This design comes from an exercise in tuning for small area, a short achievable clock period and few clock cycles per item on the open sky130 flow, not from production work. Function was checked by simulation only, so behaviour that the tests miss may differ from the original. Power figures rest on the tool's default switching activity, not on a simulated workload.

Fig. 1: signal wires on met3
Scale bar: 100 um. Cells faint in the background.
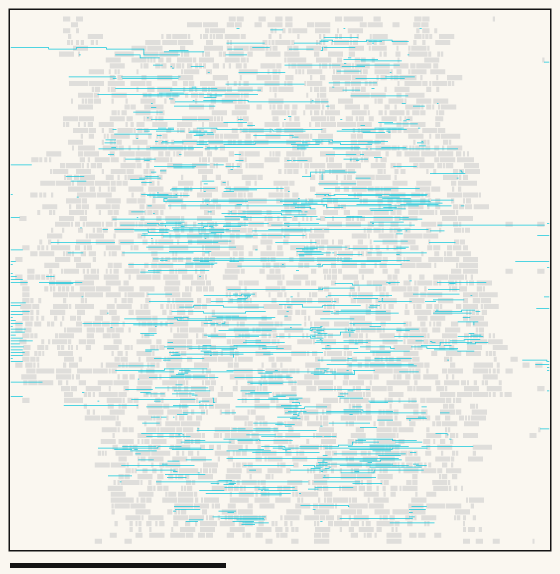
Fig. 2: congestion heat map
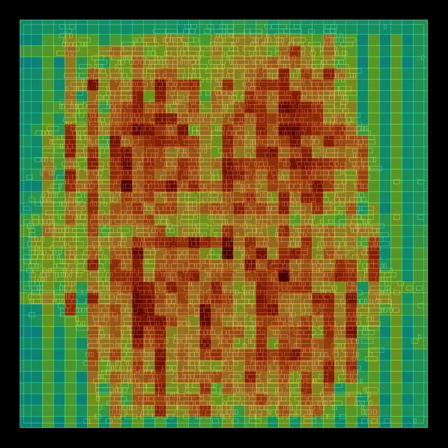
<file path="design.v">
`timescale 1ns/1ps
module s_axil_register # (
    parameter   S_AXI_ADDR_WIDTH = 6,
                S_AXI_DATA_WIDTH = 32
)
(   
    input                                   ACLK    ,
    input                                   ARESET  ,
    input   [S_AXI_ADDR_WIDTH-1 : 0]        AWADDR  ,
    input                                   AWVALID ,
    output                                  AWREADY ,
    input   [S_AXI_DATA_WIDTH-1 : 0]        WDATA   ,
    input                                   WVALID  ,
    output                                  WREADY  ,
    input   [S_AXI_DATA_WIDTH/8-1 : 0]      WSTRB   ,
    output  [1 : 0]                         BRESP   ,
    output                                  BVALID  ,
    input                                   BREADY  ,
    input   [S_AXI_ADDR_WIDTH-1 : 0]        ARADDR  ,
    input                                   ARVALID ,
    output                                  ARREADY ,
    output  [S_AXI_DATA_WIDTH-1 : 0]        RDATA   ,
    output  [1 : 0]                         RRESP   ,
    output                                  RVALID  ,
    input                                   RREADY
);  
    localparam  ADDR_REG_0 = 'h00, ADDR_REG_8 = 'h20,
                ADDR_REG_1 = 'h04, ADDR_REG_9 = 'h24,
                ADDR_REG_2 = 'h08, ADDR_REG_A = 'h28,
                ADDR_REG_3 = 'h0C, ADDR_REG_B = 'h2C,
                ADDR_REG_4 = 'h10, ADDR_REG_C = 'h30,
                ADDR_REG_5 = 'h14, ADDR_REG_D = 'h34,
                ADDR_REG_6 = 'h18, ADDR_REG_E = 'h38,
                ADDR_REG_7 = 'h1C, ADDR_REG_F = 'h3C;
    reg     [S_AXI_DATA_WIDTH-1 : 0]    registers [0 : 15];
    localparam  ST_AW_IDLE = 2'd0,       
                ST_AW_PREP = 2'd1,       
                ST_AW_WAIT = 2'd2,       
                ST_AW_DONE = 2'd3;       
    reg     [1 : 0]                     aw_state, aw_next;   
    reg     [S_AXI_ADDR_WIDTH-1 : 0]    aw_reg;              
    wire                                aw_hs;               
    reg                                 aw_hs_flag;          
    wire                                aw_w_hs_flag;        
    always @ (posedge ACLK) begin
        if (ARESET)     aw_state <= ST_AW_IDLE;
        else            aw_state <= aw_next;
    end
    always @ (*) begin
        aw_next = aw_state;
        case (aw_state)
            ST_AW_IDLE : if (AWVALID)       aw_next = ST_AW_PREP; 
                         else               aw_next = ST_AW_IDLE;
            ST_AW_PREP :                    aw_next = ST_AW_WAIT;
            ST_AW_WAIT : if (aw_w_hs_flag)  aw_next = ST_AW_DONE;
                         else               aw_next = ST_AW_WAIT;
            ST_AW_DONE :                    aw_next = ST_AW_IDLE;
            default    :                    aw_next = ST_AW_IDLE;
        endcase
    end
    assign aw_hs   = (AWVALID & AWREADY);        
    assign AWREADY = (aw_state == ST_AW_IDLE);   
    always @ (posedge ACLK) begin
        if      (ARESET)        aw_reg <= 'h0;
        else if (aw_hs)         aw_reg <= AWADDR;
    end
    always @ (posedge ACLK) begin
        if      (ARESET)                    aw_hs_flag <= 1'b0;
        else if (aw_hs)                     aw_hs_flag <= 1'b1;
        else if (aw_state == ST_AW_DONE)    aw_hs_flag <= 1'b0;
    end
    localparam  ST_W_IDLE = 3'd0,    
                ST_W_PREP = 3'd1,    
                ST_W_WAIT = 3'd2,    
                ST_W_RESP = 3'd3,    
                ST_W_DONE = 3'd4;    
    reg     [2 : 0]                     w_state, w_next;     
    reg     [S_AXI_DATA_WIDTH-1 : 0]    w_reg;               
    wire    [S_AXI_DATA_WIDTH-1 : 0]    w_mask;              
    reg     [S_AXI_DATA_WIDTH-1 : 0]    w_mask_reg;          
    wire                                w_hs;                
    reg                                 w_hs_flag;           
    always @ (posedge ACLK) begin
        if (ARESET)     w_state <= ST_W_IDLE;
        else            w_state <= w_next;
    end
    always @ (*) begin
        w_next = w_state;
        case (w_state)
            ST_W_IDLE : if (WVALID)         w_next = ST_W_PREP;
                        else                w_next = ST_W_IDLE;
            ST_W_PREP :                     w_next = ST_W_WAIT;
            ST_W_WAIT : if (aw_w_hs_flag)   w_next = ST_W_RESP;
                        else                w_next = ST_W_WAIT;
            ST_W_RESP : if (BREADY)         w_next = ST_W_DONE;
                        else                w_next = ST_W_RESP;
            ST_W_DONE :                     w_next = ST_W_IDLE;
            default   :                     w_next = ST_W_IDLE;
        endcase
    end
    assign w_hs   = (WVALID & WREADY);               
    assign WREADY = (w_state == ST_W_IDLE);          
    assign BVALID = (w_state == ST_W_RESP);          
    assign BRESP  = 2'b00;                           
    assign aw_w_hs_flag = aw_hs_flag & w_hs_flag;    
    assign w_mask  = { {8{WSTRB[3]}}, {8{WSTRB[2]}}, {8{WSTRB[1]}}, {8{WSTRB[0]}} };     
    always @ (posedge ACLK) begin
        if      (ARESET)                w_reg <= 'h0;
        else if (w_hs)                  w_reg <= (WDATA & w_mask);
    end
    always @ (posedge ACLK) begin
        if      (ARESET)                w_mask_reg <= 'h0;
        else if (w_hs)                  w_mask_reg <= w_mask;
    end
    always @ (posedge ACLK) begin
        if      (ARESET)                w_hs_flag <= 1'b0;
        else if (w_hs)                  w_hs_flag <= 1'b1;
        else if (w_state == ST_W_RESP)  w_hs_flag <= 1'b0;
    end
    integer i;
    always @ (posedge ACLK) begin
        if (ARESET) begin
            for (i = 0; i < 16; i = i + 1) registers[i] <= 'h0;
        end
        else if (aw_w_hs_flag) begin
            case (aw_reg)
                ADDR_REG_0 : registers[0]  <= w_reg | (registers[0]  & ~w_mask_reg);
                ADDR_REG_1 : registers[1]  <= w_reg | (registers[1]  & ~w_mask_reg);
                ADDR_REG_2 : registers[2]  <= w_reg | (registers[2]  & ~w_mask_reg);
                ADDR_REG_3 : registers[3]  <= w_reg | (registers[3]  & ~w_mask_reg);
                ADDR_REG_4 : registers[4]  <= w_reg | (registers[4]  & ~w_mask_reg);
                ADDR_REG_5 : registers[5]  <= w_reg | (registers[5]  & ~w_mask_reg);
                ADDR_REG_6 : registers[6]  <= w_reg | (registers[6]  & ~w_mask_reg);
                ADDR_REG_7 : registers[7]  <= w_reg | (registers[7]  & ~w_mask_reg);
                ADDR_REG_8 : registers[8]  <= w_reg | (registers[8]  & ~w_mask_reg);
                ADDR_REG_9 : registers[9]  <= w_reg | (registers[9]  & ~w_mask_reg);
                ADDR_REG_A : registers[10] <= w_reg | (registers[10] & ~w_mask_reg);
                ADDR_REG_B : registers[11] <= w_reg | (registers[11] & ~w_mask_reg);
                ADDR_REG_C : registers[12] <= w_reg | (registers[12] & ~w_mask_reg);
                ADDR_REG_D : registers[13] <= w_reg | (registers[13] & ~w_mask_reg);
                ADDR_REG_E : registers[14] <= w_reg | (registers[14] & ~w_mask_reg);
                ADDR_REG_F : registers[15] <= w_reg | (registers[15] & ~w_mask_reg);
            endcase
        end
    end
    localparam  ST_R_IDLE = 2'd0,    
                ST_R_PREP = 2'd1,    
                ST_R_DATA = 2'd2,    
                ST_R_DONE = 2'd3;    
    reg     [1 : 0]                     r_state, r_next;     
    reg     [S_AXI_ADDR_WIDTH-1 : 0]    ar_reg;              
    wire                                ar_hs;               
    reg     [S_AXI_DATA_WIDTH-1 : 0]    r_reg;               
    always @ (posedge ACLK) begin
        if (ARESET)     r_state <= ST_R_IDLE;
        else            r_state <= r_next;
    end
    always @ (*) begin
        r_next = r_state;
        case (r_state)
            ST_R_IDLE : if (ARVALID)    r_next = ST_R_PREP;
                        else            r_next = ST_R_IDLE;
            ST_R_PREP :                 r_next = ST_R_DATA;
            ST_R_DATA : if (RREADY)     r_next = ST_R_DONE;
                        else            r_next = ST_R_DATA;
            ST_R_DONE :                 r_next = ST_R_IDLE;
            default   :                 r_next = ST_R_IDLE;
        endcase
    end
    assign ar_hs   = (ARREADY & ARVALID);        
    assign ARREADY = (r_state == ST_R_IDLE);     
    assign RVALID  = (r_state == ST_R_DATA);     
    assign RRESP   = 2'b00;                      
    assign RDATA   = r_reg;                      
    always @ (posedge ACLK) begin
        if      (ARESET)    ar_reg <= 'h0;
        else if (ar_hs)     ar_reg <= ARADDR;
    end
    always @ (posedge ACLK) begin
        if (ARESET) 
            r_reg <= 'h0;
        else begin
            case (ar_reg)
                ADDR_REG_0 : r_reg <= registers[0];
                ADDR_REG_1 : r_reg <= registers[1];
                ADDR_REG_2 : r_reg <= registers[2];
                ADDR_REG_3 : r_reg <= registers[3];
                ADDR_REG_4 : r_reg <= registers[4];
                ADDR_REG_5 : r_reg <= registers[5];
                ADDR_REG_6 : r_reg <= registers[6];
                ADDR_REG_7 : r_reg <= registers[7];
                ADDR_REG_8 : r_reg <= registers[8];
                ADDR_REG_9 : r_reg <= registers[9];
                ADDR_REG_A : r_reg <= registers[10];
                ADDR_REG_B : r_reg <= registers[11];
                ADDR_REG_C : r_reg <= registers[12];
                ADDR_REG_D : r_reg <= registers[13];
                ADDR_REG_E : r_reg <= registers[14];
                ADDR_REG_F : r_reg <= registers[15];
            endcase
        end
    end
endmodule
</file>
<file path="run.sh">
#!/bin/bash
# synth_recipe.tcl (not shown) runs the flow's synth.tcl, then flattens the netlist and writes it again
# the make line also repeats each setting of config.mk as NAME=value (left out here)
make -C /OpenROAD-flow-scripts/flow DESIGN_CONFIG=/design/flow/config.mk WORK_HOME=/design/flow/orfs CLKGATE_MAP_FILE= SYNTH_SCRIPT=/design/flow/synth_recipe.tcl finish
</file>
<file path="config.mk">
export PLATFORM = sky130hd
export DESIGN_NAME = s_axil_register
export DESIGN_NICKNAME = s_axil_register
export VERILOG_FILES = /design/flow/design.v
export SDC_FILE = /design/flow/constraint.sdc
export NUM_CORES = 4
export LEC_CHECK = 0
export CAP_MARGIN = 20
export CORE_MARGIN = 2
export CORE_UTILIZATION = 40
export PLACE_DENSITY = 0.6
export SLEW_MARGIN = 20
</file>
<file path="constraint.sdc">
create_clock -name core_clock -period 3.5 [get_ports {ACLK}]
set_input_delay 0.7000 -clock core_clock [delete_from_list [all_inputs] [get_ports {ACLK}]]
set_output_delay 0.7000 -clock core_clock [all_outputs]
set_load 0.01 [all_outputs]
</file>
==> qor.csv <==
stage,metric,value,unit
synth,synth_area_leaders,"dfxtp_1 (50%), a22oi_1 (18%), nor2_1 (8.3%), nand2_1 (2.6%), clkbuf_1 (2.5%)",
grt,grt_pass1_wl,135000,um
timing,fin_ws,0.501,ns
worst_setup_path,slowest_delay,0.86,ns
floorplan,rows,90,
clock_network,cts_setup_buffers,0,
synth,yosys.area.top_type,dfxtp_1,
synth,synth_ff_type,dfxtp_1,
clock_network,clock_latency,0.61,ns
timing,rsz0062_at_grt,no,
synth,yosys.cell_types.count,67,
floorplan,initial_core_util,40.4,%
route,vias,22200,
grt,grt_start_max_net_pins,229,
clock_network,hold_buffers,0,
clock_network,post_cts_resized,0,
timing,tightest_slew,1.18,ns
pwr,powerDensity,541,nW/um^2
timing,slew_viol_final,0,
worst_setup_path,critPathCapture,r_reg[4],
clock_network,cts_buffers,66,
floorplan,die_w,250,um
worst_setup_path,r2r_slack,0.50,ns
worst_setup_path,reg2reg_to,r_reg[4],
final_layout,fillers,5711,
route,wire_per_inst,26.2,um
route,ant_nets,0,
final_layout,largest_reg_flops,512,
timing,final-hold-violation-count,0,
pwr,p_int,11300,uW
synth,synthCells,2694,
timing,setup_viol,0,
clock_network,root_buffer,clkbuf_16,
synth,synth_area,24300,um^2
worst_setup_path,rr_startpoint,ar_reg[1],
run_status,status,"complete, no violations",
grt,grt_pass1_vias,21300,
route,finalWirelength,91600,um
flow_run,maxCapViolCount,0,
synth,synth-edff-count,0,
synth,synth_area_per_cell,9.01,um^2
placed_design,dp.cells,3388,
worst_setup_path,cp_cell_sequence,"and4bb_1, and3_1, a2111oi_0, and4_1, o21ai_1",
clock_network,cts.sinks,601,
synth,yosysSeqAreaShare,49.6,%
pwr,power.share.sequential,47.2,%
Testbench counts, summed over its fixed seeds: cycles 41,970, items 12,000.
About Fig. 1:
The layer holds 10% of the routed length. The layer carries 9260 um of wire. 370 nets have wire on it.

About Fig. 2:
grt met2 use: 43.0%
GR Layer Usage met3: 6.39%

cells by family (layout without fill, tap and decap cells):
kind of cell / after synthesis / in the layout / synth area share (%)
buffers and inverters: 281 / 299 / 5.06
multiplexers: 76 / 76 / 4.01
AO/OA/AOI/OAI: 850 / 850 / 25.4
AND/OR/NAND/NOR: 880 / 880 / 15.7
flip-flops: 601 / 601 / 49.6
other: 1 / 4 / 0.0155
adder cells (fa/ha/maj): 5 / 5 / 0.258
worst min path at each step:
stage / to / slack [ns] / depth (start not counted)
global route: r_reg[27] / 0.45 / 2
CTS: r_reg[20] / 0.44 / 2
floorplan: aw_reg[0] / 0.46 / 2
global placement: r_reg[27] / 0.43 / 2
finish: r_reg[20] / 0.44 / 2
detailed placement: r_reg[20] / 0.43 / 2
cell usage in the layout (no fill, tap or decap), types with 11 or more instances in the layout:
cell type        count
clkbuf_1            13
clkdlybuf4s50_1     90
a221oi_1            14
nor2_4              17
nand2_1            170
clkbuf_16           70
a22oi_1            588
o21ai_0             45
mux2i_1             33
a222oi_1            12
nand3_1             54
nor2_1             532
mux4_2              14
and3_1              25
buf_4               89
mux2_2              29
clkbuf_8            11
dfxtp_1            599
a21oi_1             91
critical path: cells and delay by family, from the launching register on:
kind	cells	cell delay, ns
flops	1	0.65
simple gates	3	1.29
compound gates	2	0.93
power groups by stage:
stage | registers [uW] | logic [uW] | clock network [uW]
floorplan | 7140 | 668 | 0
global placement | 7280 | 1110 | 0
detailed placement | 7290 | 1120 | 0
CTS | 7140 | 1120 | 6930
global route | 7150 | 1180 | 7180
finish | 7140 | 1130 | 6870
metal layers:
metal | part of all wire, % | global-route usage [%] | routed length (um) | vias to the layer above
li1 | - | - | - | 9796
met1 | 41 | 37.9 | 37800 | 10900
met2 | 44 | 43.0 | 40100 | 1305
met3 | 10 | 6.39 | 9260 | 249
met4 | 4.9 | 14.7 | 4480 | 0
met5 | 0 | 0 | 0 | -
metrics by stage:
step / utilization (%) / hold WS [ns]
floorplan: - / 0.456
global placement: 43.1 / 0.433
detailed placement: 43.1 / 0.433
CTS: 46.5 / 0.440
global route: 46.5 / 0.454
finish: 46.5 / 0.438
layout make-up:
type | count | share of cell area [%]
Tap cell | 782 | 3.50
Clock buffer | 94 | 6.98
Inverter | 5 | 0.0671
Sequential cell | 601 | 43.0
Clock inverter | 15 | 0.487
Multi-Input combinational cell | 1815 | 39.9
Timing Repair Buffer | 185 | 6.02

[what the ideal ports hide]
Ports are ideal in the flow. The routed layout listed here was re-timed in OpenROAD.
Step 1 assumes that a clkbuf_16 drives the clock port and a buf_2 every other input.
Step 2, shift: input delay + t, output delay - t, t = (earliest + latest rising clock arrival at the registers) / 2. This alone moves slack from input paths to output paths.
a / b / c = ideal / step 1 / step 2; a / b = the first two.
t, ns: 0.668
setup WS [ns]: 0.501 / 0.501 / 0.501
worst setup path at the end: register to register
worst register clock-pin slew, ns: 0.06 / 0.06
After both steps setup and hold are still met in this run. The setup slack of this run moves by 0.000 ns with the drivers and by 0.000 ns with both steps.
